This design comes from an exercise in tuning for small area, a short achievable clock period and few clock cycles per item on the open sky130 flow, not from production work. Function was checked by simulation only, so behaviour that the tests miss may differ from the original. Some runs may be left out. An edit can pass the tests and still lose a function that they never use.

### flow/config.mk
export PLATFORM = sky130hd
export DESIGN_NAME = RFILE
export DESIGN_NICKNAME = RFILE
export VERILOG_FILES = /design/flow/design.v
export SDC_FILE = /design/flow/constraint.sdc
export NUM_CORES = 8
export LEC_CHECK = 0
export CAP_MARGIN = 20
export CORE_MARGIN = 2
export CORE_UTILIZATION = 40
export SLEW_MARGIN = 20
### flow/constraint.sdc
create_clock -name core_clock -period 115.0 [get_ports {clk}]
set_input_delay 23.0000 -clock core_clock [delete_from_list [all_inputs] [get_ports {clk}]]
set_output_delay 23.0000 -clock core_clock [all_outputs]
set_load 0.01 [all_outputs]
### flow/design.v
`timescale 1ns/10ps
module RFILE(clk, rst, A_x, A_y, B_x, B_y, C_x, C_y, rssiA, rssiB, rssiC, valueA, valueB, valueC, expA, expB, expC, busy, out_valid, xt, yt);
input           clk;
input           rst;
input  [7:0]    A_x;
input  [7:0]    A_y; 
input  [7:0]    B_x; 
input  [7:0]    B_y; 
input  [7:0]    C_x; 
input  [7:0]    C_y;
input  [19:0]   rssiA;
input  [19:0]   rssiB;
input  [19:0]   rssiC;
input  [15:0]   valueA;
input  [15:0]   valueB;
input  [15:0]   valueC;
output [11:0]   expA;
output [11:0]   expB;
output [11:0]   expC;
output          busy;
output          out_valid;
output [7:0]    xt;
output [7:0]    yt;
reg [1:0] cs,ns;
reg [3:0] cs_p,ns_p;  
reg done,busy;
reg out_valid;
reg pow_a,pow_b,pow_c;
reg [31:0] d_a,d_b,d_c;
reg signed [15:0] X_0,X_1,Y_0,Y_1,C_0,C_1;
reg signed [31:0] delt_x,delt_y,delt;
reg [7:0] xt,yt;
reg [7:0] d_ar,d_br,d_cr;
reg [7:0] cnt_pow_a,cnt_pow_b,cnt_pow_c;
reg [11:0] expA;
reg [11:0] expB;
reg [11:0] expC;
parameter IDLE = 2'd0;
parameter RECV = 2'd3;
parameter PROCESS = 2'd1;
parameter OUT = 2'd2;
parameter P_IDLE = 4'd0;
parameter P_RSSI_2S = 4'd1;
parameter P_DISTANCE_0 = 4'd2;
parameter P_DISTANCE_1 = 4'd3;
parameter P_DISTANCE_2 = 4'd4;
parameter P_DISTANCE_3 = 4'd5;
parameter P_DISTANCE_4 = 4'd6;
parameter P_COMPUTE_0 = 4'd7;
parameter P_COMPUTE_1 = 4'd8;
parameter P_COMPUTE_2 = 4'd9;
parameter P_COMPUTE_3 = 4'd10;
parameter P_COMPUTE_4 = 4'd11;
parameter P_POW = 4'd12;
parameter P_DONE = 4'd15;
always@(posedge clk or posedge rst) begin
    if(rst) begin
        cs <= IDLE;
        cs_p <= P_IDLE;
    end 
    else begin
        cs <= ns;
        cs_p <= ns_p;
    end
end
always@(*) begin
    case(cs)
    IDLE: ns = RECV;
    RECV: ns = PROCESS;
    PROCESS: begin
        if(done == 1'd1) ns = OUT;
        else ns = PROCESS;
    end
    OUT: ns = RECV;
    default: ns = IDLE; 
    endcase
end
always@(*) begin
    if(cs == PROCESS || cs == RECV) begin
        case(cs_p)
        P_IDLE: ns_p = P_RSSI_2S;
        P_RSSI_2S: ns_p = P_DISTANCE_0;
        P_DISTANCE_0: ns_p = P_DISTANCE_1;
        P_DISTANCE_1: begin
            ns_p = P_DISTANCE_2;
        end
        P_DISTANCE_2: begin
            ns_p = P_POW;
        end
        P_POW: begin
            if(pow_a == 1'd1 && pow_b == 1'd1 && pow_c == 1'd1) ns_p = P_DISTANCE_3;
            else ns_p = P_POW;
        end
        P_DISTANCE_3: begin
            ns_p = P_DISTANCE_4;
        end
        P_DISTANCE_4: begin
            ns_p = P_COMPUTE_0;
        end
        P_COMPUTE_0: begin
            ns_p = P_COMPUTE_1;
        end
        P_COMPUTE_1: begin
            ns_p = P_COMPUTE_2;
        end
        P_COMPUTE_2: begin
            ns_p = P_COMPUTE_3;
        end
        P_COMPUTE_3: begin
            ns_p = P_COMPUTE_4;
        end
        P_COMPUTE_4: begin
            ns_p = P_DONE;
        end
        P_DONE: begin
            ns_p = P_DONE;
        end
        default: ns_p = P_IDLE;
        endcase 
    end
    else ns_p = P_IDLE;
end
always@(posedge clk or posedge rst) begin
    if(rst) begin
        d_a <= 48'd0;
        d_b <= 48'd0;
        d_c <= 48'd0; 
        pow_a <= 1'd0;
        pow_b <= 1'd0;
        pow_c <= 1'd0;
        xt <= 8'd0;
        yt <= 8'd0;
        X_0 <= 17'd0;
        X_1 <= 17'd0;
        Y_0 <= 17'd0;
        Y_1 <= 17'd0;
        C_0 <= 17'd0;
        C_1 <= 17'd0;
        delt_x <= 33'd0;
        delt_y <= 33'd0;
        delt <= 33'd0;
        cnt_pow_a <= 8'd0;
        cnt_pow_b <= 8'd0;
        cnt_pow_c <= 8'd0;
        expA <= 12'd0;
        expB <= 12'd0;
        expC <= 12'd0;
    end
    else if(cs_p == IDLE) begin
        pow_a <= 1'd0;
        pow_b <= 1'd0;
        pow_c <= 1'd0;
    end
    else if(cs_p == P_RSSI_2S) begin
        d_a[19:0] <= ~(rssiA-20'h1);
        d_b[19:0] <= ~(rssiB-20'h1);
        d_c[19:0] <= ~(rssiC-20'h1);
    end
    else if(cs_p == P_DISTANCE_0) begin
        d_a <= ((d_a[19:0]-{8'd59,12'd0})>>1);
        d_b <= ((d_b[19:0]-{8'd59,12'd0})>>1);
        d_c <= ((d_c[19:0]-{8'd59,12'd0})>>1);
    end
    else if(cs_p == P_DISTANCE_1) begin
        d_a <= d_a / 4'd10;
        d_b <= d_b / 4'd10;
        d_c <= d_c / 4'd10;
    end
    else if(cs_p == P_DISTANCE_2) begin
        d_ar <= d_a[19:12];
        d_br <= d_b[19:12];
        d_cr <= d_c[19:12];
        d_a <= 32'd1;
        d_b <= 32'd1;
        d_c <= 32'd1;
        cnt_pow_a <= 8'd0;
        cnt_pow_b <= 8'd0;
        cnt_pow_c <= 8'd0;
        expA <= d_a[11:0];
        expB <= d_b[11:0];
        expC <= d_c[11:0];
    end
    else if(cs_p == P_POW) begin
        if(cnt_pow_a < d_ar) begin
            d_a <= d_a*4'd10;
            cnt_pow_a <= cnt_pow_a + 8'd1;
        end
        else pow_a <= 1'd1;
        if(cnt_pow_b < d_br) begin
            d_b <= d_b*4'd10;
            cnt_pow_b <= cnt_pow_b + 8'd1;
        end
        else pow_b <= 1'd1;
        if(cnt_pow_c < d_cr) begin
            d_c <= d_c*4'd10;
            cnt_pow_c <= cnt_pow_c + 8'd1;
        end
        else pow_c <= 1'd1;
    end
    else if(cs_p == P_DISTANCE_3) begin
        pow_a <= 1'd0;
        pow_b <= 1'd0;
        pow_c <= 1'd0;
        d_a <= (d_a * valueA)>>12;
        d_b <= (d_b * valueB)>>12;
        d_c <= (d_c * valueC)>>12;
    end
    else if(cs_p == P_DISTANCE_4) begin
        d_a <= d_a*d_a;
        d_b <= d_b*d_b;
        d_c <= d_c*d_c;
    end
    else if(cs_p == P_COMPUTE_0) begin
        C_0 <= (d_a - d_b) - A_x*A_x + B_x*B_x - A_y*A_y + B_y*B_y;
    end
    else if(cs_p == P_COMPUTE_1) begin
        C_1 <= (d_b - d_c) - B_x*B_x + C_x*C_x - B_y*B_y + C_y*C_y;
    end
    else if(cs_p == P_COMPUTE_2) begin
        X_0 <= (B_x - A_x)<<1;
        X_1 <= (C_x - B_x)<<1;
        Y_0 <= (B_y - A_y)<<1;
        Y_1 <= (C_y - B_y)<<1;
    end
    else if(cs_p == P_COMPUTE_3) begin
        delt <= X_0*Y_1 - X_1*Y_0;
        delt_x <= C_0*Y_1 - Y_0*C_1;
        delt_y <= X_0*C_1 - X_1*C_0;
    end
    else if(cs_p == P_COMPUTE_4) begin
    end
    else if(cs_p == P_DONE) begin
         xt <= delt_x / delt;
         yt <= delt_y / delt;
    end
end
always@(posedge clk or posedge rst) begin
    if(rst) busy <= 1'd0;
    else if(ns == RECV || ns == PROCESS) busy <= 1'd1;
    else if(ns == OUT) busy <= 1'd0;
end
always@(posedge clk or posedge rst) begin
    if(rst) out_valid <= 1'd0;
    else if(ns == OUT) out_valid <= 1'd1;
    else out_valid <= 1'd0;
end
always@(posedge clk or posedge rst) begin
    if(rst) done <= 1'd0;
    else if(ns_p == P_DONE) done <= 1'd1;
    else done <= 1'd0;
end
endmodule
### flow/run.sh
#!/bin/bash
# synth_recipe.tcl (not shown) runs the flow's synth.tcl, then flattens the netlist and writes it again
# the make line also repeats each setting of config.mk as NAME=value (left out here)
make -C /OpenROAD-flow-scripts/flow DESIGN_CONFIG=/design/flow/config.mk WORK_HOME=/design/flow/orfs CLKGATE_MAP_FILE= SYNTH_SCRIPT=/design/flow/synth_recipe.tcl finish
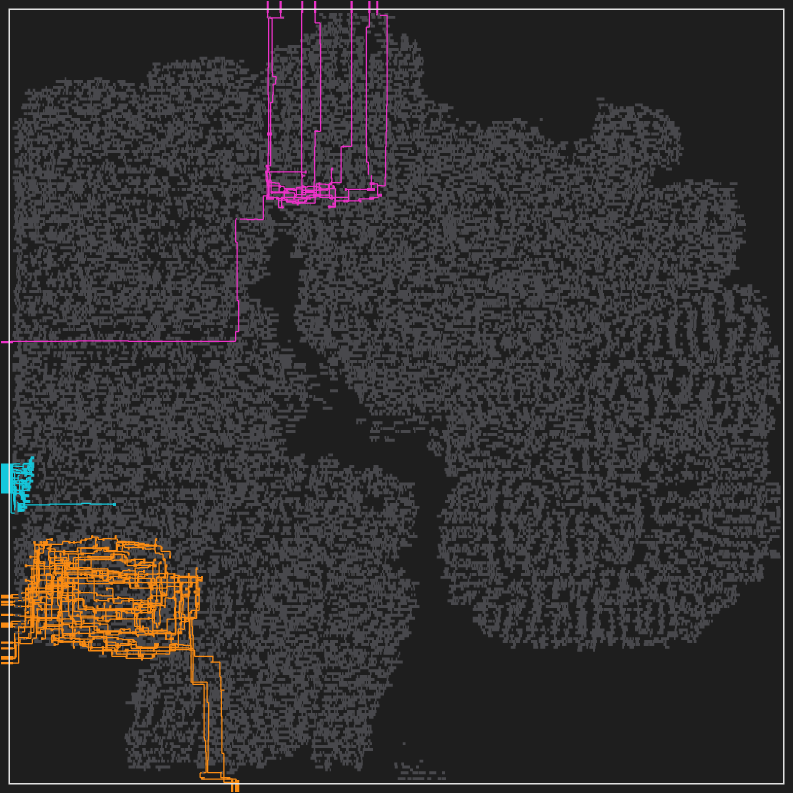
Figure 1: run 1, I/O nets highlighted.
[rssiB] cyan | direction: input | edge: west | end cells: 38 | wire: 672 µm
[valueB] orange | direction: input | edge: 13 west, 3 south | end cells: 390 | wire: 7820 µm
[A_x] magenta | direction: input | edge: 7 north, 1 west | end cells: 44 | wire: 2460 µm

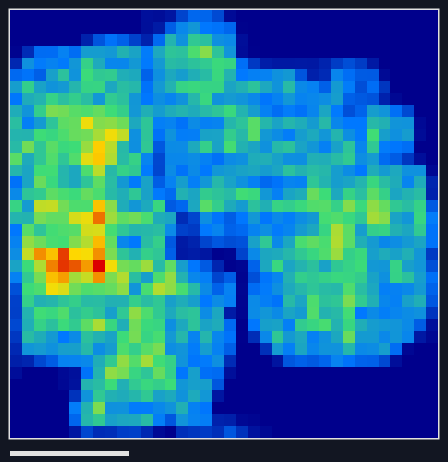
Figure 2: run 1, wire density map.
The bar under the picture is 200 µm long. The die is cut into 36 by 36 equal tiles; dark blue is low, red is high, scaled to the fullest tile. Values are wire area over tile area, all layers added.
nearly empty tiles: 22%
densest ninth of the die: west
tiles over half the peak: 13%
emptiest ninth of the die: north-east

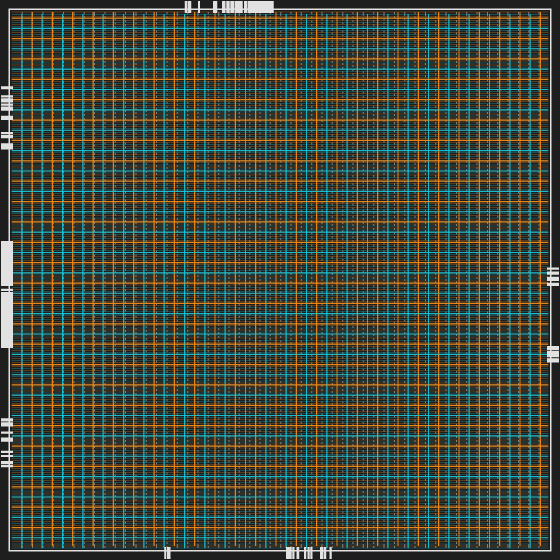
Figure 3: run 1, PDN straps and rails.
Pins as bars on the die edge. Tap cells in grey.
[VSS] cyan
[VDD] orange
rows: 263
met1 rails: 264
met4 straps: 52
met5 straps: 52
signal pins: 212

==> key figures, run 1 <==
Timing
  • Fmax: 9.21 MHz
  • Worst Slack Setup Final: 6.37 ns
  • Slew @ Worst Pin: 1.32 ns
  • Setup violations, final: 0
  • Period utilization: 0.945
  • Setup_tns: 0 ns
  • Final min period: 108.63 ns
  • Hold Slack: 0.472 ns
  • Headroom to the max-slew limit: 0.111
  • Fin. Hold Viols: 0
  • Max Slew Vio Count: 0
  • Final worst clock skew: 0.153 ns

Synth
  • Syn_area_per_cell: approximately 8.5 µm²
  • Number of flops mapped to enable cells by yosys: 24
  • Mapped Cells: 24.1k
  • Dominant synthesized flop cell: dfrtp_1
  • Synthesis Warnings: 1
  • Synth cell types: 146
  • Cell area after synthesis: 206000 µm²
  • Post-synthesis sequential area ratio: 0.0454
  • Ys async rst share: 0.935
  • Yosys top cell area share: 0.346
  • Leading area contributor after synthesis: fa_1
  • Synthesized net count: 30.3k
  • Yosys reg bits: about 370
  • Synth top area cells: fa_1, ha_1, inv_1, nand2_1, dfrtp_1

Global route
  • Vias in the first global route: 171k
  • Gr ovfl total: 0
  • Largest net degree at the start of global routing: 110
  • Initial antenna violation count: 30
  • GR Util All Layers: 0.245
  • First-pass GRT wire length: roughly 1000000 µm

Finish
  • Layout cell share with drive strength beyond 1: 0.0574
  • Non-Filler Instances: 30.5k
  • Nets: roughly 30k
  • Most common cell after layout, fill and taps aside: inv_1
  • Most frequent cells in the layout: inv_1, fa_1, nand2_1
  • Post-Route Utilization: 0.427
  • Post-route cell area: approximately 220000 µm²

Critical path
  • CP top delay family: compound AO/OA/AOI/OAI gates
  • Worst reg2reg path depth: 532
  • Crit path required time: 115.70 ns
  • CP bufs+invs: 20
  • Type of origin of the critical path: flop
  • Crit end category: flop
  • Slowest cell on crit path: or4_4
  • Critical path launch point: delt[2]
  • Max incr delay on CP: between 0.6 and 0.7 ns
  • Reg2reg start: delt[2]
  • Crit path to: xt[6]
  • Cell mode on critical path: o21a_1
  • Reg2reg setup slack: 6.37 ns
  • CP Data Arrival Time: 109.33 ns
  • CP Max Fanout: 37
  • Crit Path Class: reg -> reg
  • CP Depth: 532
  • FF-to-FF End: xt[6]

Routing
  • Routed WL: 637000 µm
  • DR iter-0 viols: approximately 11k
  • Routed vias/inst: 5.46
  • Antenna Nets Post-Route: 0
  • Routed WL per cell: 20.9 µm
  • Pre-Repair DR Iteration Count: 8
  • Post-route DRC: 0
  • Via count: 167k

Worst hold path
  • Hold path depth: 2
  • Hold Path End: yt[1]
  • Hold Startpoint: yt[1]
  • Min-delay worst type: reg -> reg

Floorplanning
  • I/O pin count: 212
  • Core ar.: just over 500000 µm²
  • Area of the die: 520000 µm²
  • Die X: slightly above 700 µm
  • Starting Density: 0.401
  • DIE HEIGHT: 721 µm
  • # rows: roughly 260

Clocking
  • Sink count of the clock tree: 368
  • Clk Latency, worst-skew pair: 0.85 ns
  • Clock Path Buffers: 3
  • Clock slew at reported path FFs: 0.06 ns
  • H-tree Lvls: 2
  • Root Buffer: clkbuf_16
  • CTS tree: done

Place
  • Hpwl dp: ~510000 µm
  • Placed Area: 215000 µm²
  • Place WS: 1.65 ns
  • Post-Place Cells: 30.3k
  • IO buf count: 211
  • Gpl congestion: 0.945

Run
  • # Max-Cap Violations: 0

Status
  • Status: timing/DRC/antenna clean
Testbench counts for the RTL of run 1, summed over its fixed seeds: cycles 8,717, items 512.
## run 1: what timing repair did
item	4_1_cts	5_1_grt
hold endpoints to repair	0	0
gates resized for setup	0	130
setup endpoints to repair	0	16
buffers inserted	0	68
hold buffers	0	0
## run 1: logic make-up (layout without fill, tap and decap cells)
logic type                 after synthesis  count (layout)  synth area share
and+or+nand+nor                       6754            6755             0.154
adders and majority gates             6058            6058             0.498
buffers and inverters                 5367            5038            0.0990
AOI/OAI and AO/OA                     4020            4024             0.132
xor gates and xnor gates              1003            1003            0.0429
muxes                                  516             516            0.0285
DFF                                    368             368            0.0454
other                                    0              18                 0
## run 1: state kept, by name (all words and copies together), names as in the netlist, 12 cells and up
signal  flops
d_a        32
d_b        32
d_c        32
delt_x     31
delt_y     31
delt       30
C_0        16
C_1        16
expA       12
expB       12
expC       12
## run 1: routing by layer
layer | share of wire | GRT usage | up-vias | wire length [µm]
met5 | 0.00011 | 0 | - | 71
met4 | 0.048 | 0.0978 | 10 | 30500
met3 | 0.056 | 0.0267 | 1070 | 35400
met2 | 0.48 | 0.417 | 4737 | 305000
met1 | 0.42 | 0.318 | 83691 | 267000
li1 | - | - | 77359 | -
## run 1: final cells by class
cell class                      instances  area [µm²]
Timing Repair Buffer                  643        5540
Clock inverter                         34         493
Inverter                             4291       16100
Tap cell                             6757        8450
Fill cell                           50828      294000
Antenna cell                           18        45.0
Sequential cell                       368        9400
Clock buffer                           69        1520
Timing Repair inverter                  1        5.00
Multi-Input combinational cell      18356      177000
## run 1: synthesized netlist by cell type (52+ instances only)
library cell,number
and3_1,62
nor4_1,63
fa_1,3548
or3_1,63
nor3_1,967
nor2b_1,128
a211oi_1,69
dfrtp_1,344
clkbuf_1,888
a31oi_1,66
and2_1,899
mux2i_1,76
inv_1,4264
xnor2_1,736
buf_2,54
nand3_1,171
o22ai_1,66
o21ai_1,52
nand2_1,2660
o21ai_0,761
a21oi_1,765
ha_1,2498
or2_2,64
nand4_1,129
o21bai_1,166
buf_1,107
nand2b_1,200
o31ai_1,392
xor2_1,262
o21a_1,834
a21o_1,257
nor2_1,1196
o211ai_1,70
mux2_2,411
--- run 2 (changed files replaced; the others as in run 1) ---
==> flow/design.v <==
`timescale 1ns/10ps
module RFILE(clk, rst, A_x, A_y, B_x, B_y, C_x, C_y, rssiA, rssiB, rssiC,
             valueA, valueB, valueC, expA, expB, expC, busy, out_valid, xt, yt);
input           clk;
input           rst;
input  [7:0]    A_x, A_y, B_x, B_y, C_x, C_y;
input  [19:0]   rssiA, rssiB, rssiC;
input  [15:0]   valueA, valueB, valueC;
output reg [11:0] expA, expB, expC;
output          busy;
output reg      out_valid;
output reg [7:0] xt, yt;
reg  [4:0] t;           
reg  [2:0] k;           
wire       fin = (t >= 5'd13) && (t[2:0] - 3'd5 == k);
always @(posedge clk or posedge rst) begin
    if (rst) begin
        t <= 5'd0;
        out_valid <= 1'b0;
    end else begin
        t <= fin ? 5'd0 : t + 5'd1;
        out_valid <= fin;
    end
end
assign busy = ~out_valid;
function [13:0] f_exp(input [19:0] u);
    reg [19:0] z; reg [2:0] r; reg [3:0] s; reg [16:0] q; integer j;
    begin
        z = 20'd806912 - u;
        r = 3'd0;
        for (j = 18; j >= 2; j = j - 1) begin
            s = {r, z[j]};
            q[j-2] = (s >= 4'd5);
            r = q[j-2] ? s - 4'd5 : s[2:0];
        end
        f_exp = q[13:0];
    end
endfunction
reg  [19:0] rs;
reg  [1:0]  iA, iB, iC;
wire [13:0] e = f_exp(rs);
always @(posedge clk) begin
    rs <= (t == 5'd0) ? rssiA : (t == 5'd1) ? rssiB : rssiC;
    if (t == 5'd1) {iA, expA} <= e;
    if (t == 5'd2) {iB, expB} <= e;
    if (t == 5'd3) {iC, expC} <= e;
end
function [13:0] f_d(input [15:0] v, input [1:0] i);
    reg [25:0] a, b, c, p; reg ci;
    begin
        case (i)
            2'd0: begin a = v;            b = 26'd0;         c = 26'd0;        end
            2'd1: begin a = {v, 3'd0};    b = {v, 1'd0};     c = 26'd0;        end
            2'd2: begin a = {v, 6'd0};    b = {v, 5'd0};     c = {v, 2'd0};    end
            default: begin a = {v, 10'd0}; b = ~{5'd0, v, 5'd0}; c = {v, 3'd0}; end
        endcase
        ci = (i == 2'd3);
        p = a + b + c + ci;
        f_d = p[25:12];
    end
endfunction
reg  [15:0] vr;
reg  [7:0]  cx, cy;
wire [1:0]  isel = (t == 5'd4) ? iA : (t == 5'd5) ? iB : iC;
wire [13:0] dd = f_d(vr, isel);
wire [15:0] w = dd * dd - cx * cx - cy * cy;
always @(posedge clk) begin
    vr <= (t == 5'd3) ? valueA : (t == 5'd4) ? valueB : valueC;
    {cx, cy} <= (t == 5'd3) ? {A_x, A_y} : (t == 5'd4) ? {B_x, B_y} : {C_x, C_y};
end
wire signed [8:0] x0 = {1'b0, B_x} - {1'b0, A_x};
wire signed [8:0] x1 = {1'b0, C_x} - {1'b0, B_x};
wire signed [8:0] y0 = {1'b0, B_y} - {1'b0, A_y};
wire signed [8:0] y1 = {1'b0, C_y} - {1'b0, B_y};
reg  [15:0] c0, c1;
reg  [16:0] cd;
wire [15:0] c1n = c1 - ((t == 5'd6) ? w : 16'd0);
wire [16:0] cdn = {c0[15], c0} - {c1n[15], c1n};
always @(posedge clk) begin
    if (t == 5'd0) begin
        c0 <= {{7{x0[8]}}, x0};
        c1 <= {{7{x1[8]}}, x1};
    end else if (t == 5'd4) c0 <= w;
    else if (t == 5'd5) c0 <= c0 - w;
    if (t == 5'd5) c1 <= w;
    else if (t == 5'd6) c1 <= c1n;
    if (t == 5'd1 || t == 5'd6) cd <= cdn;
end
reg  [17:0] g;
reg         sgnd;
reg         negx, negy;
wire [18:0] rxq, ryq;
wire [17:0] fxq, fyq;
wire [17:0] dlt = {rxq[8:0], fxq[17:9]};      
wire [16:0] adl = dlt[17] ? 17'd0 - dlt[16:0] : dlt[16:0];
always @(posedge clk) begin
    if (t == 5'd5) begin
        sgnd <= dlt[17];
        g <= {adl, 1'b0};
        k <= 3'd0;
    end else if (t >= 5'd6 && t <= 5'd8) begin
        if (g[17:12] == 6'd0) begin g <= {g[11:0], 6'd0}; k <= k + 3'd2; end
        else if (g[17:15] == 3'd0) begin g <= {g[14:0], 3'd0}; k <= k + 3'd1; end
    end
    if (t == 5'd10) begin negx <= rxq[18]; negy <= ryq[18]; end
end
wire ldx  = (t == 5'd1) || (t == 5'd6);
wire mulx = (t >= 5'd2 && t <= 5'd4) || (t >= 5'd7 && t <= 5'd9);
wire ldy  = (t == 5'd6);
wire muly = (t >= 5'd7 && t <= 5'd9);
wire msb  = (t == 5'd4) || (t == 5'd9);
wire div  = (t >= 5'd10);
wire fe   = (t <= 5'd12);
wire ginv = sgnd & (t >= 5'd7);
lane lx(.clk(clk), .ld(ldx), .mul(mulx), .div(div), .msb(msb), .fe(fe), .ginv(ginv),
        .ldv({y1, y0}), .u(c0), .v(c1), .w(cd), .polw(1'b0), .g(g), .r(rxq), .f(fxq));
lane ly(.clk(clk), .ld(ldy), .mul(muly), .div(div), .msb(msb), .fe(fe), .ginv(ginv),
        .ldv({x0, x1}), .u(c1), .v(c0), .w(cd), .polw(1'b1), .g(g), .r(ryq), .f(fyq));
wire [18:0] ng = 19'd0 - {1'b0, g};
wire nzx = rxq[18] ? (rxq != ng) : (rxq != 19'd0);
wire nzy = ryq[18] ? (ryq != ng) : (ryq != 19'd0);
always @(posedge clk) begin
    xt <= fxq[7:0] + {7'd0, negx & nzx};
    yt <= fyq[7:0] + {7'd0, negy & nzy};
end
endmodule
module lane(clk, ld, mul, div, msb, fe, ginv, ldv, u, v, w, polw, g, r, f);
input clk, ld, mul, div, msb, fe, ginv, polw;
input [17:0] ldv;
input [15:0] u, v;
input [16:0] w;
input [17:0] g;
output reg [18:0] r;
output reg [17:0] f;
reg [18:0] rr [0:3];
reg [19:0] x, y, s;
reg        ci, ab, bb, inv;
reg [16:0] sel;
reg [2:0]  ob;
integer j;
always @* begin
    rr[0] = r;
    for (j = 0; j < 3; j = j + 1) begin
        if (mul) begin
            ab = f[9 + j];
            bb = f[j];
            sel = (ab & ~bb) ? {u[15], u} : (~ab & bb) ? {v[15], v} : (ab & bb) ? w : 17'd0;
            inv = ((~ab & bb) | (ab & bb & polw)) ^ (msb && j == 2) ^ ginv;
            x = {rr[j][18], rr[j]};
            y = {{3{sel[16]}}, sel} ^ {20{inv}};
            ci = inv;
        end else begin
            x = {rr[j], fe & f[17 - j]};
            inv = ~rr[j][18];
            y = {2'b00, g} ^ {20{inv}};
            ci = inv;
        end
        s = x + y + {19'd0, ci};
        if (mul) begin
            ob[j] = s[0];
            rr[j + 1] = s[19:1];
        end else begin
            ob[j] = ~s[19];
            rr[j + 1] = s[18:0];
        end
    end
end
always @(posedge clk) begin
    if (ld) begin
        r <= 19'd0;
        f <= ldv;
    end else if (mul) begin
        r <= rr[3];
        f <= {ob[2], ob[1], ob[0], f[17:12], 3'd0, f[8:3]};
    end else if (div) begin
        r <= rr[3];
        f <= {f[14:0], ob[0], ob[1], ob[2]};
    end
end
endmodule
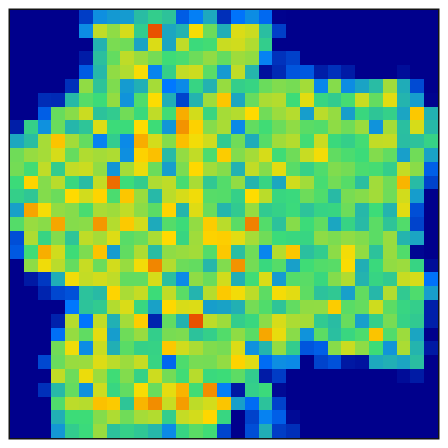
Figure 4: run 2, placement density heat map.
The die is cut into 31 by 31 equal tiles; dark blue is low, red is high, 0 to 100% covered.
mean over tiles: 42%
emptiest ninth of the die: south-east
fullest tile: 91%

==> run 2 against run 1 <==
Against the previous run:
- clock skew down 0.11 ns
- critical path depth down 519
- wire length shrank 83%
- still clean
- first-iteration DRC count decreased by 78%
- die area is 82% lower
- register-to-register slack better by 91 ns
- cell area is 81% lower
- clock-buffer cell count fell by 17
- synthesized cell count down 80%
- critical endpoint is now c0[15]
==> key figures, run 2 <==
Synth
  • Yosys reg bits: 261 (was 368)
  • Cell with the most instances after synthesis: nand2_1 (was inv_1)
  • Number of flops mapped to enable cells by yosys: 147 (was 24)
  • Synth cell types: 95 (was 146)
  • Synthesis Warnings: 3 (was 1)
  • Dominant synthesized flop cell: edfxtp_1 (was dfrtp_1)
  • Leading area contributor after synthesis: edfxtp_1 (was fa_1)
  • Mapped Cells: 4761 (was 24.1k)
  • Synth top area cells: edfxtp_1, fa_1, ha_1, xnor2_1, nand2_1 (was fa_1, ha_1, inv_1, nand2_1, dfrtp_1)
  • Cell area after synthesis: 37200 µm² (was 206000 µm²)
  • Syn_area_per_cell: 7.81 µm² (was 8.53 µm²)
  • Most frequent cells after synthesis: nand2_1, inv_1, a21oi_1 (was inv_1, fa_1, nand2_1)
  • Synthesized net count: 5458 (was 30.3k)

Floorplanning
  • Core ar.: 91900 µm² (was 512000 µm²)
  • I/O pin count: 212 (unchanged)
  • DIE HEIGHT: 309 µm (was 721 µm)
  • Starting Density: 0.405 (was 0.401)
  • Die X: 309 µm (was 721 µm)
  • # rows: 111 (was 263)

Timing
  • Fin. Hold Viols: 0 (unchanged)
  • Headroom to the max-slew limit: 0.281 (was 0.111)
  • Setup violations, final: 0 (unchanged)
  • Final min period: 25.48 ns (was 108.63 ns)
  • Final worst clock skew: 0.0427 ns (was 0.153 ns)
  • Period utilization: 0.222 (was 0.945)
  • Fmax: 39.3 MHz (was 9.21 MHz)
  • Worst Slack Setup Final: 89.52 ns (was 6.37 ns)
  • Slew @ Worst Pin: 1.08 ns (was 1.32 ns)

Worst hold path
  • Min-delay worst type: reg -> reg (unchanged)

Finish
  • Post-route cell area: 41600 µm² (was 219000 µm²)
  • Most frequent cells in the layout: nand2_1, inv_1, a21oi_1 (was inv_1, fa_1, nand2_1)
  • Nets: 5500 (was 29.9k)
  • Most common cell after layout, fill and taps aside: nand2_1 (was inv_1)
  • Layout cell share with drive strength beyond 1: 0.0391 (was 0.0574)
  • Biggest regs: lx.r (19), ly.r (19), rs (19) (was d_a (32), d_b (32), d_c (32))
  • Fillers: 9272 (was 50.8k)

Clocking
  • Sink count of the clock tree: 261 (was 368)
  • Clock slew at reported path FFs: 0.06 ns (about the same)
  • Hold Buf Count CTS: 0 (unchanged)
  • CTS tree: done (unchanged)
  • Clock Path Buffers: 3 (unchanged)
  • Clk Latency, worst-skew pair: 0.59 ns (was 0.85 ns)
  • CTS resizes: 0 (unchanged)
  • Root Buffer: clkbuf_16 (unchanged)

Routing
  • Routed WL per cell: 18.1 µm (was 20.9 µm)
  • Post-route DRC: 0 (unchanged)
  • DR iter-0 viols: 2455 (was 11.4k)
  • Via count: 32.4k (was 167k)
  • Routed vias/inst: 5.33 (was 5.46)
  • Routed WL: 110000 µm (was 637000 µm)
  • Top Layer Used: met4 (was met5)
  • Routed met1 length: 47800 µm (was 267000 µm)

Critical path
  • Crit Path Class: in -> reg (was reg -> reg)
  • CP Data Arrival Time: 25.76 ns (was 109.33 ns)
  • CP Max Fanout: 8 (was 37)
  • Type of origin of the critical path: input pin (was flop)
  • Crit end category: flop (unchanged)

Place
  • Place WS: 88.91 ns (was 1.65 ns)
  • IO buf count: 208 (was 211)
  • Gpl congestion: 0.906 (was 0.945)
  • Hpwl dp: 86600 µm (was 508000 µm)

Global route
  • Vias in the first global route: 31.5k (was 171k)
  • Initial antenna violation count: 1 (was 30)
  • GR Util All Layers: 0.230 (was 0.245)
  • Gr ovfl total: 0 (unchanged)
  • Largest net degree at the start of global routing: 97 (was 110)
  • First-pass GRT wire length: 174000 µm (was 996000 µm)

Status
  • Status: timing/DRC/antenna clean (unchanged)

Run
  • # Max-Cap Violations: 0 (unchanged)
Testbench counts for the RTL of run 2, summed over its fixed seeds: cycles 8,201, items 512.
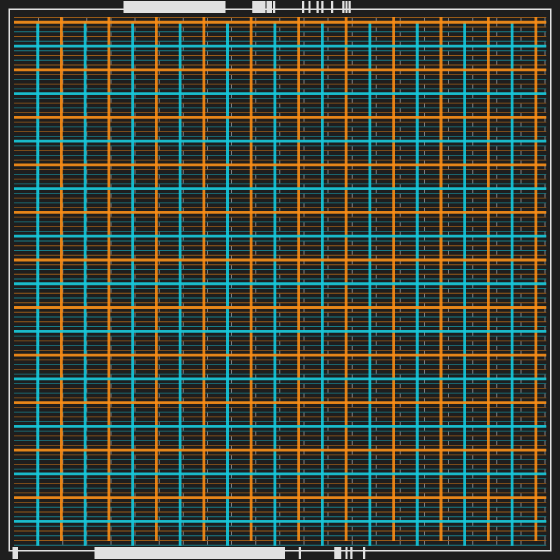
Figure 5: run 2, PDN straps and rails.
Pins as bars on the die edge. Tap cells in grey.
[VDD] orange
[VSS] cyan
tap cells: 1243
rows: 111
met4 straps: 22
met5 straps: 22
signal pins: 212

[run 2: changes by cell type in the layout (fill, tap and decap cells not counted), moves of 859 or more]
cell	previous run	this run
inv_1	4259	437
fa_1	3548	209
ha_1	2498	330
nand2_1	2651	726
nor3_1	964	32
and2_1	897	38
[run 2: kinds of logic after synthesis]
family                     count (synthesis)  share of synthesized area
and+or+nand+nor                         1430                      0.170
AOI/OAI and AO/OA                       1140                      0.187
buffers and inverters                    706                     0.0716
adders and majority gates                539                      0.224
xor gates and xnor gates                 530                      0.125
DFF                                      261                      0.181
muxes                                    154                     0.0426
other                                      1                   0.000101
[run 2: final timing paths]
kind / startpoint / to / slack, ns / cells after the start
max in group asynchronous: rst / out_valid / 92.16 / 2
min in group asynchronous: rst / t[0] / 22.65 / 2
setup reg to reg: rs[3] / expC[0] / 97.37 / 73
hold / removal: ly.f[7] / yt[7] / 0.52 / 1
hold reg to reg: ly.f[7] / yt[7] / 0.52 / 1
setup / recovery: B_x[0] / c0[15] / 89.52 / 13
[run 2: critical path: stages]
cell and delay [ns]:
clkdlybuf4s50_1 0.50, inv_1 0.06, ha_1 0.21, fa_1 0.41, nor2b_1 0.12, o21ai_0 0.08, nand2b_1 0.11, a21o_1 0.12
a21o_1 0.13, and2_1 0.12, o21ai_0 0.11, a21oi_1 0.68, a21oi_1 0.09
[run 2: cell type report]
type,count,area [µm²],area share
Antenna cell,1,2.50,0.0000601
Clock inverter,16,208,0.00499
Timing Repair Buffer,266,2530,0.0608
Sequential cell,261,6730,0.162
Clock buffer,52,1050,0.0251
Tap cell,1243,1560,0.0373
Multi-Input combinational cell,3794,27900,0.670
Inverter,443,1660,0.0399
[run 2: routing by layer]
metal,track usage,vias to the layer above
met5,0,-
met4,0.0719,0
met3,0.0217,166
met2,0.403,776
met1,0.298,15338
li1,-,16102
[run 2: stage by stage]
stage	util	instances	hold slack (ns)
final	0.453	6076	0.517
after global routing	0.453	6076	0.547
after CTS	0.453	6074	0.518
after detailed placement	0.439	6006	0.510
after global placement	0.439	6006	0.488
after floorplan	-	4761	0.406
==> run 3: too many edits to list; what changed since run 2 <==
flow/design.v: 180 -> 1223 lines; modules unchanged: 0
  RFILE: edited, 125 -> 1222 lines
  removed: lane
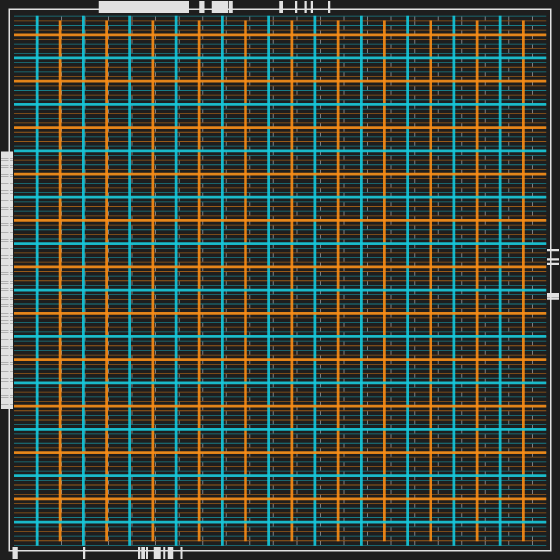
Figure 6: run 3, PDN straps and rails.
Pins as bars on the die edge. Tap cells in grey.
[VDD] orange
[VSS] cyan
met5 straps: 22
signal pins: 212
rows: 114
tap cells: 1276

==> run 3 against run 2 <==
Against the previous run:
- still clean on timing, DRC and antenna
- worst hold slack better by 0.011 ns
- final cell count is 2.2% higher
- core utilization is 0.21 points lower
- register-to-register slack worse by 8.2 ns
- cell area is 4.7% higher
- die area is 4.9% higher
- non-clock buffer count is 1 lower
- sequential share of layout area is 0.77 points lower
- fmax is 1.2% lower
- clock skew is 0.0010 ns higher
- critical endpoint is now xt[6]
==> key figures, run 3 <==
Status
  • Status: timing/DRC/antenna clean (unchanged)

Worst hold path
  • Min-delay worst type: reg -> reg (unchanged)
  • Hold Path End: endy[2] (was yt[7])
  • Hold path depth: 2 (was 1)
  • Hold Startpoint: endy[2] (was ly.f[7])

Critical path
  • Type of origin of the critical path: flop (was input pin)
  • Worst reg2reg path depth: 92 (was 73)
  • Crit Path Class: reg -> reg (was in -> reg)
  • Crit end category: flop (unchanged)
  • Reg2reg start: t[1] (was rs[3])
  • CP Data Arrival Time: 26.09 ns (was 25.76 ns)
  • FF-to-FF End: xt[6] (was expC[0])
  • Reg2reg setup slack: 89.21 ns (was 97.37 ns)
  • Max incr delay on CP: 0.84 ns (was 0.68 ns)
  • CP Max Fanout: 80 (was 8)
  • Slowest cell on crit path: xor2_2 (was a21oi_1)
  • Crit path required time: 115.30 ns (was 115.28 ns)

Global route
  • Largest net degree at the start of global routing: 98 (was 97)
  • GR Util All Layers: 0.253 (was 0.230)
  • Gr ovfl total: 0 (unchanged)
  • First-pass GRT wire length: 200000 µm (was 174000 µm)
  • Initial antenna violation count: 1 (unchanged)
  • Met1 Usage GRT: 0.346 (was 0.298)
  • Global routing usage on met3: 0.0354 (was 0.0217)
  • Vias in the first global route: 34.4k (was 31.5k)
  • Met2 global-route usage: 0.416 (was 0.403)
  • GRT busiest layer: met2 (unchanged)

Finish
  • Nets: 5597 (was 5500)
  • Layout cell share with drive strength beyond 1: 0.0507 (was 0.0391)
  • Fillers: 9810 (was 9272)
  • Register area: 6710 µm² (was 6730 µm²)
  • Most common cell after layout, fill and taps aside: nand2_1 (unchanged)
  • Most frequent cells in the layout: nand2_1, inv_1, o21ai_0 (was nand2_1, inv_1, a21oi_1)
  • Area of the multi-input gates: 29900 µm² (was 27900 µm²)
  • Biggest regs: rs (19), rx (19), ry (19) (was lx.r (19), ly.r (19), rs (19))
  • Post-route cell area: 43600 µm² (was 41600 µm²)
  • Area growth, synth to finish: 11.7% (was 12.0%)

Routing
  • Routed vias/inst: 5.84 (was 5.33)
  • Post-route DRC: 0 (unchanged)
  • Pre-Repair DR Iteration Count: 13 (was 5)
  • DR iter-0 viols: 3453 (was 2455)
  • Routed WL per cell: 20.8 µm (was 18.1 µm)
  • Routed WL: 129000 µm (was 110000 µm)
  • Via count: 36.3k (was 32.4k)
  • Antenna Nets Post-Route: 0 (unchanged)

Timing
  • Hold Slack: 0.529 ns (was 0.517 ns)
  • Fmax: 38.8 MHz (was 39.3 MHz)
  • Headroom to the max-slew limit: 0.230 (was 0.281)
  • Setup_tns: 0 ns (unchanged)
  • Worst Slack Setup Final: 89.21 ns (was 89.52 ns)
  • Period utilization: 0.224 (was 0.222)
  • Final min period: 25.79 ns (was 25.48 ns)
  • Max Slew Vio Count: 0 (unchanged)
  • Slew @ Worst Pin: 1.15 ns (was 1.08 ns)
  • Fin. Hold Viols: 0 (unchanged)
  • RSZ-0062 raised after global routing: no (unchanged)
  • Setup violations, final: 0 (unchanged)
  • Final worst clock skew: 0.0437 ns (was 0.0427 ns)

Synth
  • Mapped Cells: 4841 (was 4761)
  • Synthesis Warnings: 3 (unchanged)
  • Cell area after synthesis: 39000 µm² (was 37200 µm²)
  • Leading area contributor after synthesis: fa_1 (was edfxtp_1)
  • Number of flops mapped to enable cells by yosys: 149 (was 147)
  • Yosys reg bits: 259 (was 261)
  • Ys async rst share: 0.0232 (was 0.0230)
  • Dominant synthesized flop cell: edfxtp_1 (unchanged)
  • Synth top area cells: fa_1, edfxtp_1, ha_1, xnor2_1, dfxtp_1 (was edfxtp_1, fa_1, ha_1, xnor2_1, nand2_1)
  • Most frequent cells after synthesis: nand2_1, inv_1, o21ai_0 (was nand2_1, inv_1, a21oi_1)
  • Syn_area_per_cell: 8.07 µm² (was 7.81 µm²)
  • Yosys top cell area share: 0.130 (was 0.119)
  • Synthesized net count: 5534 (was 5458)
  • Cell with the most instances after synthesis: nand2_1 (unchanged)
  • Synth cell types: 118 (was 95)
  • Post-synthesis sequential area ratio: 0.172 (was 0.181)

Place
  • Gpl congestion: 0.958 (was 0.906)
  • Place WS: 89.18 ns (was 88.91 ns)
  • IO buf count: 208 (unchanged)
  • Placed Area: 42400 µm² (was 40400 µm²)
  • Hpwl dp: 102000 µm (was 86600 µm)

Floorplanning
  • # rows: 114 (was 111)
  • Area of the die: 100000 µm² (was 95400 µm²)
  • I/O pin count: 212 (unchanged)
  • DIE HEIGHT: 316 µm (was 309 µm)
  • Core ar.: 96700 µm² (was 91900 µm²)
  • Die X: 316 µm (was 309 µm)
  • Starting Density: 0.404 (was 0.405)

Clocking
  • CTS resizes: 0 (unchanged)
  • Sink count of the clock tree: 259 (was 261)
  • CTS tree: done (unchanged)
  • CTS Buf Count: 35 (was 37)
  • Root Buffer: clkbuf_16 (unchanged)
  • Clock slew at reported path FFs: 0.06 ns (about the same)
  • Clk Latency, worst-skew pair: 0.58 ns (was 0.59 ns)
  • Clock Path Buffers: 3 (unchanged)
  • H-tree Lvls: 2 (unchanged)
  • Hold Buf Count CTS: 0 (unchanged)
  • Postcts setup bufs: 0 (unchanged)

Run
  • # Max-Cap Violations: 0 (unchanged)
Testbench counts for the RTL of run 3, summed over its fixed seeds: cycles 5,694, items 512.
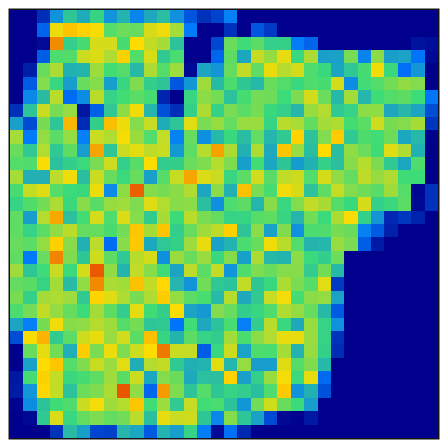
Figure 7: run 3, placement density heat map.
The die is cut into 32 by 32 equal tiles; dark blue is low, red is high, 0 to 100% covered.
tiles over 75% full: 4.0%
emptiest ninth of the die: south-east
fullest tile: 90%
mean over tiles: 42%

-- run 3: cell count changes after synthesis, sizes merged, moves of 45 or more --
cell    previous run  this run
nand2            727       528
a21oi            353       263
mux2i            143        75
a222oi             0        61
xnor2            322       269
ha               330       281
nor3              33        80
o221ai             3        50
fa               209       254
-- run 3: cell type report --
type,instances,share of cell area
multi-input combinational,3896,0.686
sequential,259,0.154
timing repair buffer,265,0.0576
inverter,447,0.0385
tap,1276,0.0366
clock buffer,45,0.0226
clock inverter,18,0.00508
antenna,1,0.0000574
-- run 3: cell families (layout without fill, tap and decap cells) --
logic type,Yosys count,in the layout,synth area share
xor gates and xnor gates,445,445,0.103
and+or+nand+nor,1482,1482,0.184
buffers and inverters,686,775,0.0663
muxes,85,85,0.0222
adders and majority gates,541,541,0.222
other,0,1,0
DFF,259,259,0.172
AOI/OAI and AO/OA,1343,1343,0.232
-- run 3: critical path, delay by kind of cell, from the launching register on --
| kind | cells | cell delay, ns |
|---|---|---|
| AO/OA/AOI/OAI | 36 | 9.06 |
| adder cells (fa/ha/maj) | 15 | 6.10 |
| AND/OR/NAND/NOR | 25 | 4.99 |
| XOR/XNOR | 7 | 2.49 |
| buffers and inverters | 8 | 1.99 |
| flip-flops | 1 | 0.63 |
| multiplexers | 1 | 0.15 |
-- run 3: metal layers --
layer	up-vias	wire length (µm)
met3	228	9820
met2	1397	59500
met1	17377	56100
met5	-	0
met4	0	3890
li1	17260	-
-- run 3: how the worst max path moves through the flow --
| stage | from | to | slack, ns | cells after the start |
|---|---|---|---|---|
| after floorplan | B_y[1] | fxr[16] | 90.19 | 11 |
| after global placement | B_y[1] | fxr[16] | 89.21 | 12 |
| after detailed placement | B_y[1] | fxr[16] | 89.18 | 12 |
| after CTS | t[1] | xt[6] | 89.57 | 92 |
| after global routing | t[1] | xt[6] | 87.89 | 88 |
| final | t[1] | xt[6] | 89.21 | 92 |
-- run 3: metrics by stage --
stage,util,cells
CTS,0.451,6206
floorplan,-,4841
global route,0.451,6206
detailed placement,0.438,6143
finish,0.451,6207
global placement,0.438,6143
## Run 4: large edit since run 3, in outline
flow/design.v: 1223 -> 2230 lines; modules unchanged: 0
  RFILE: edited, 1222 -> 2229 lines
--- a/flow/config.mk
+++ b/flow/config.mk
@@ -6,4 +6,5 @@
 export NUM_CORES = 8
 export LEC_CHECK = 0
+export ABC_AREA = 1
 export CAP_MARGIN = 20
 export CORE_MARGIN = 2
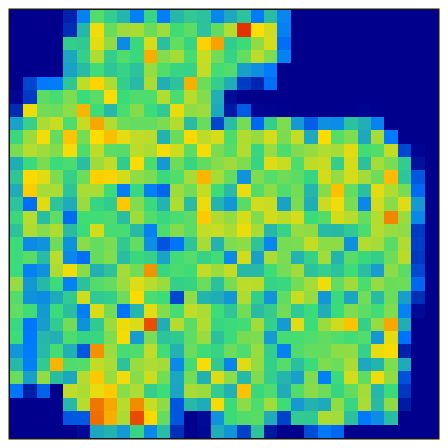
Figure 8: run 4, placement density heat map.
The die is cut into 32 by 32 equal tiles; dark blue is low, red is high, 0 to 100% covered.
emptiest ninth of the die: north-east
fullest tile: 94%
tiles over 75% full: 3.6%
nearly empty tiles: 18%
mean over tiles: 42%

==> run 4 against run 3 <==
Against the previous run:
- critical path depth down 77
- synthesized area up 4.0%
- via count up 2.4%
- clock skew down 0.016 ns
- sequential cell count unchanged
- synthesized cell count up 16%
- die area up 3.9%
- register-to-register slack better by 1.4 ns
- highest routed layer is now met5
- cell area up 4.2%
- wire length up 2.0%
==> key figures, run 4 <==
Status
  • Status: timing/DRC/antenna clean (unchanged)

Worst hold path
  • Hold path depth: 2 (unchanged)
  • Hold Startpoint: negy (was endy[2])
  • Min-delay worst type: reg -> reg (unchanged)
  • Hold Path End: negy (was endy[2])

Synth
  • Yosys top cell area share: 0.188 (was 0.130)
  • Cell area after synthesis: 40600 µm² (was 39000 µm²)
  • Synthesis Warnings: 1 (was 3)
  • Ys async rst share: 0.0232 (unchanged)
  • Mapped Cells: 5607 (was 4841)
  • Yosys reg bits: 259 (unchanged)
  • Syn_area_per_cell: 7.24 µm² (was 8.07 µm²)
  • Most frequent cells after synthesis: inv_1, nand2_1, nor2_1 (was nand2_1, inv_1, o21ai_0)
  • Dominant synthesized flop cell: edfxtp_1 (unchanged)
  • Synthesized net count: 6468 (was 5534)
  • Number of flops mapped to enable cells by yosys: 159 (was 149)
  • Post-synthesis sequential area ratio: 0.168 (was 0.172)
  • Synth cell types: 71 (was 118)
  • Leading area contributor after synthesis: fa_1 (unchanged)
  • Synth top area cells: fa_1, edfxtp_1, inv_1, nand2_1, ha_1 (was fa_1, edfxtp_1, ha_1, xnor2_1, dfxtp_1)
  • Cell with the most instances after synthesis: inv_1 (was nand2_1)

Floorplanning
  • Die X: 323 µm (was 316 µm)
  • # rows: 116 (was 114)
  • Area of the die: 104000 µm² (was 100000 µm²)
  • DIE HEIGHT: 323 µm (was 316 µm)
  • Starting Density: 0.405 (was 0.404)
  • Core ar.: 100000 µm² (was 96700 µm²)
  • I/O pin count: 212 (unchanged)

Timing
  • Hold Slack: 0.509 ns (was 0.529 ns)
  • Setup violations, final: 0 (unchanged)
  • Setup_tns: 0 ns (unchanged)
  • RSZ-0062 raised after global routing: no (unchanged)
  • Final min period: 25.45 ns (was 25.79 ns)
  • Headroom to the max-slew limit: 0.254 (was 0.230)
  • Worst Slack Setup Final: 89.55 ns (was 89.21 ns)
  • Max Slew Vio Count: 0 (unchanged)
  • Final worst clock skew: 0.0279 ns (was 0.0437 ns)
  • Fin. Hold Viols: 0 (unchanged)
  • Slew @ Worst Pin: 1.11 ns (was 1.15 ns)
  • Period utilization: 0.221 (was 0.224)
  • Fmax: 39.3 MHz (was 38.8 MHz)

Clocking
  • Postcts setup bufs: 0 (unchanged)
  • CTS resizes: 0 (unchanged)
  • H-tree Lvls: 2 (unchanged)
  • Clk Latency, worst-skew pair: 0.58 ns (about the same)
  • Sink count of the clock tree: 259 (unchanged)
  • CTS Buf Count: 36 (was 35)
  • CTS tree: done (unchanged)
  • Root Buffer: clkbuf_16 (unchanged)
  • Hold Buf Count CTS: 0 (unchanged)
  • Clock Path Buffers: 3 (unchanged)
  • Clock slew at reported path FFs: 0.06 ns (about the same)

Routing
  • Met2 wire length: 61200 µm (was 59500 µm)
  • DR iter-0 viols: 3225 (was 3453)
  • Antenna Nets Post-Route: 0 (unchanged)
  • Pre-Repair DR Iteration Count: 8 (was 13)
  • Post-route DRC: 0 (unchanged)
  • Routed met1 length: 57700 µm (was 56100 µm)
  • Top Layer Used: met5 (was met4)
  • Routed WL: 132000 µm (was 129000 µm)
  • Routed WL per cell: 18.5 µm (was 20.8 µm)
  • Via count: 37.1k (was 36.3k)
  • Routed vias/inst: 5.21 (was 5.84)
  • DR WL met3: 8760 µm (was 9820 µm)

Critical path
  • FF-to-FF End: xt[7] (was xt[6])
  • CP Max Fanout: 3 (was 80)
  • Worst reg2reg path depth: 122 (was 92)
  • Slowest cell on crit path: clkdlybuf4s50_1 (was xor2_2)
  • Reg2reg setup slack: 90.61 ns (was 89.21 ns)
  • Crit Path Class: in -> reg (was reg -> reg)
  • Cell mode on critical path: nor2_1
  • Crit-path cells: clkdlybuf4s50_1 > inv_1 > ha_1 > nand3b_1 > and2_1 > or2_2 > nand2_1 > a21oi_1 > nor2_1 > nor2_1 > nor2_1 > nor2_1 > xnor2_1 > nand2_1 > o221ai_1
  • Max incr delay on CP: 0.63 ns (was 0.84 ns)
  • Reg2reg start: t[4] (was t[1])
  • Crit end category: flop (unchanged)
  • Crit path required time: 115.28 ns (was 115.30 ns)
  • CP Data Arrival Time: 25.73 ns (was 26.09 ns)
  • Type of origin of the critical path: input pin (was flop)

Place
  • Post-Place Cells: 7052 (was 6143)
  • Placed Area: 44200 µm² (was 42400 µm²)
  • Place WS: 89.07 ns (was 89.18 ns)
  • Gpl congestion: 0.960 (was 0.958)
  • Hpwl dp: 106000 µm (was 102000 µm)
  • IO buf count: 208 (unchanged)

Finish
  • Nets: 6594 (was 5597)
  • Area growth, synth to finish: 11.9% (was 11.7%)
  • Most common cell after layout, fill and taps aside: inv_1 (was nand2_1)
  • Post-Route Utilization: 0.453 (was 0.451)
  • Layout cell share with drive strength beyond 1: 0.0517 (was 0.0507)
  • Post-route cell area: 45400 µm² (was 43600 µm²)
  • Area of the multi-input gates: 28800 µm² (was 29900 µm²)
  • Register area: 6810 µm² (was 6710 µm²)
  • Fillers: 10.3k (was 9810)
  • Non-Filler Instances: 7119 (was 6207)
  • Most frequent cells in the layout: inv_1, nand2_1, nor2_1 (was nand2_1, inv_1, o21ai_0)
  • Biggest regs: rs (19), rx (19), ry (19) (unchanged)

Global route
  • Gr ovfl total: 0 (unchanged)
  • GR Util All Layers: 0.253 (about the same)
  • First-pass GRT wire length: 204000 µm (was 200000 µm)
  • Largest net degree at the start of global routing: 80 (was 98)
  • Vias in the first global route: 35.9k (was 34.4k)
  • Initial antenna violation count: 3 (was 1)

Run
  • # Max-Cap Violations: 0 (unchanged)
Testbench counts for the RTL of run 4, summed over its fixed seeds: cycles 5,198, items 512.
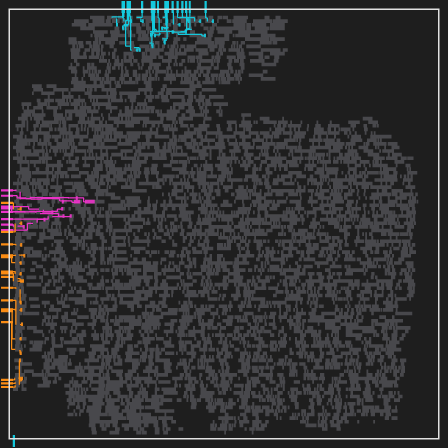
Figure 9: run 4, I/O nets highlighted.
[rssiB] cyan | direction: input | edge: 19 north, 1 south | end cells: 19 | wire: 436 µm
[A_x] magenta | direction: input | edge: west | end cells: 10 | wire: 309 µm
[valueB] orange | direction: input | edge: west | end cells: 16 | wire: 193 µm

-- run 4: cell count changes in the layout (fill, tap and decap cells not counted), sizes merged, moves of 73 or more --
cell	previous run	this run
a21o	121	16
mux2i	75	2
nand2	528	1164
and2	85	8
xnor2	269	78
inv	446	1135
nor2b	89	0
nand2b	80	0
fa	254	381
nand3	85	207
nor2	314	543
-- run 4: worst max-delay path by stage --
stage | cells after the start | endpoint | start | slack, ns
5_1_grt | 119 | xt[7] | t[4] | 88.54
3_3_place_gp | 15 | fx[16] | B_y[1] | 89.09
3_5_place_dp | 15 | fx[16] | B_y[1] | 89.07
2_1_floorplan | 10 | fx[8] | B_y[0] | 90.13
4_1_cts | 15 | fx[16] | B_y[1] | 89.66
6_report | 15 | fx[16] | B_y[1] | 89.55
-- run 4: layer usage --
metal / GRT usage / up-vias
met5: 0 / -
met4: 0.0785 / 4
met3: 0.0318 / 194
met2: 0.419 / 1249
met1: 0.344 / 17642
li1: - / 18029
-- run 4: worst max-delay path: cells and delay by family --
family / cells / cell delay [ns]
buffers and inverters: 2 / 0.77
AO/OA/AOI/OAI: 2 / 0.24
XOR/XNOR: 1 / 0.12
adder cells (fa/ha/maj): 1 / 0.30
AND/OR/NAND/NOR: 9 / 1.30
-- run 4: cell type report --
| cell class | count | area share |
|---|---|---|
| antenna | 1 | 0.0000551 |
| clock buffer | 43 | 0.0213 |
| clock inverter | 23 | 0.00557 |
| inverter | 1146 | 0.0948 |
| multi-input combinational | 4023 | 0.635 |
| sequential | 259 | 0.150 |
| tap | 1357 | 0.0374 |
| timing repair buffer | 267 | 0.0558 |
-- run 4: cells by family after synthesis --
logic type,count (synthesis),share of synthesized area
xor+xnor,318,0.0693
simple gates,2063,0.215
buf+inv,1325,0.124
fa+ha+maj,703,0.287
compound gates,937,0.137
flops,259,0.168
mux,2,0.000493

## Gallery

Track usage over the die.
Plate I
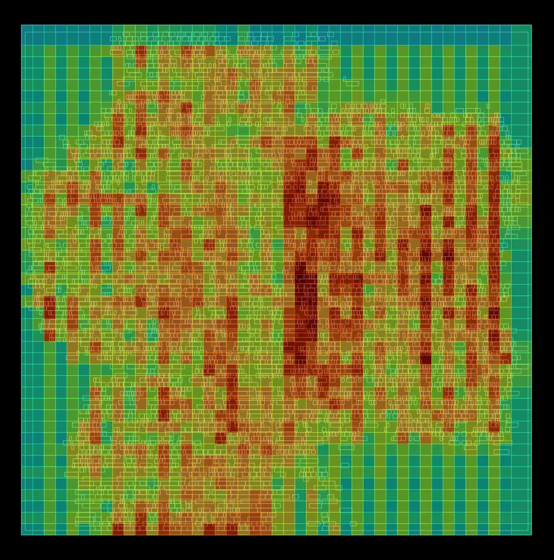
Plate II
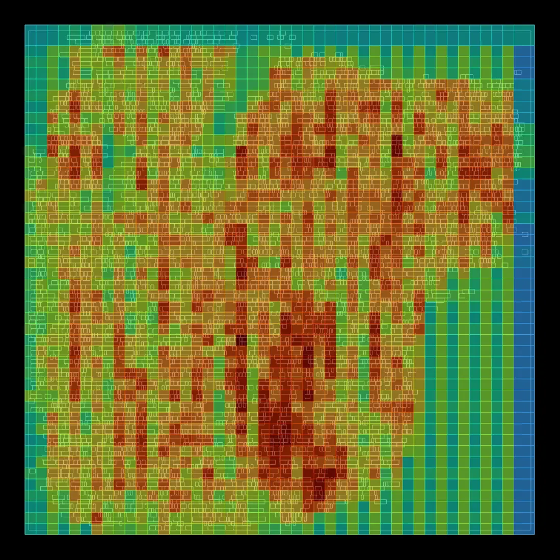
Plate III
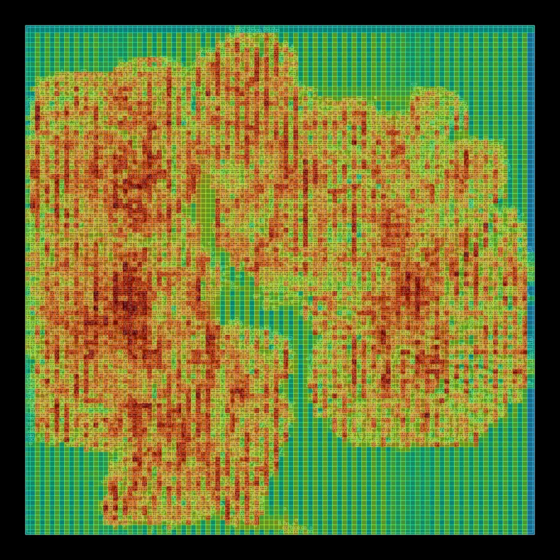
Plate IV
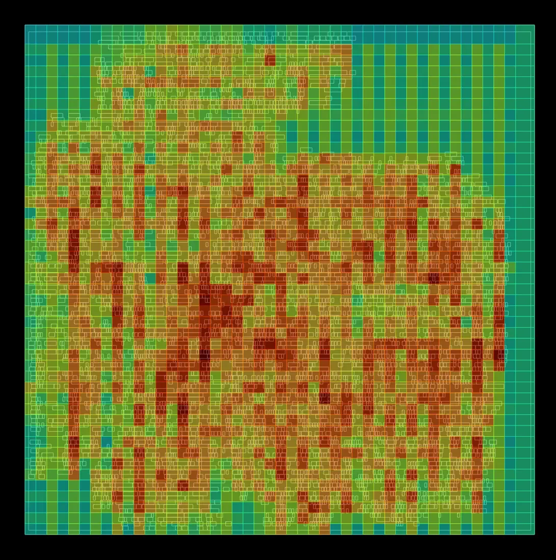
Plate IV -> run 4
Plate I -> run 2
Plate III -> run 1
Plate II -> run 3


==> gallery <==
Path with the least slack.
(a)
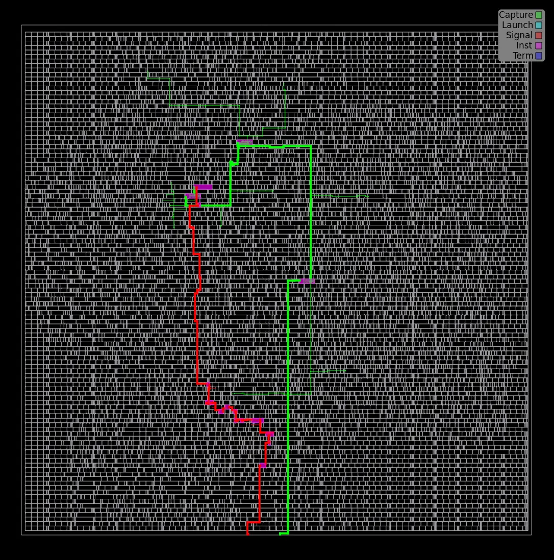
(b)
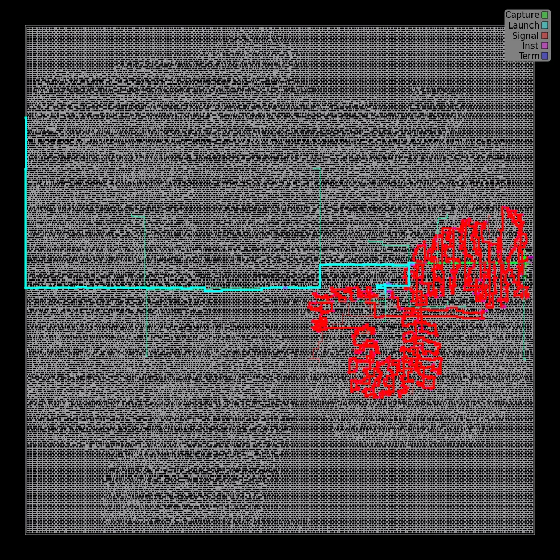
(c)
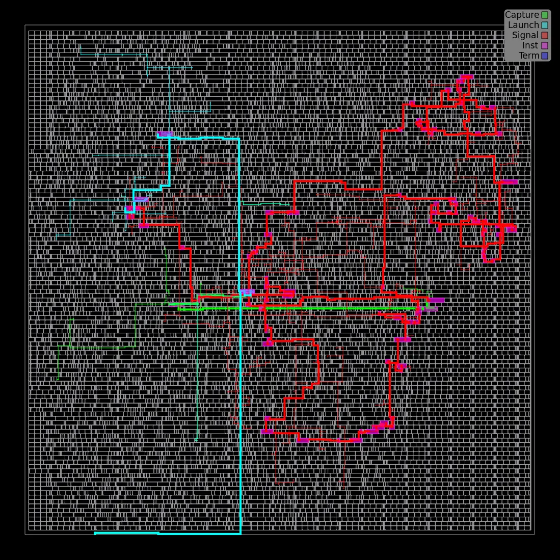
- (a) = run 2
- (c) = run 3
- (b) = run 1
- most cells: (b)

-- separate check: timing with driven ports --
No port has a modelled driver above. Below, the same layouts with a new extraction and two added sets of constraints. Step 1 sets driving cells, clkbuf_16 on the clock port and buf_2 on the other inputs (assumed; they add their load-dependent delay and slew). Step 2 also shifts input and output timing later by t, the mid clock arrival at the registers, as if the neighbouring blocks saw the same clock. Three values: ideal ports, drivers, drivers and shift; two values: the first two.
run | t, ns | slack for setup (ns) | worst setup path at the end
run 1 | 0.890 | 6.367 / 6.367 / 6.367 | register to register
run 2 | 0.623 | 89.523 / 89.517 / 88.893 | input to register
run 3 | 0.618 | 89.208 / 89.208 / 89.163 | input to register
run 4 | 0.637 | 89.549 / 89.590 / 88.953 | input to register
After both steps every run listed still meets setup and hold. For run 2, which loses most, drivers alone change the setup slack by -0.006 ns; drivers and shift together by -0.630 ns.
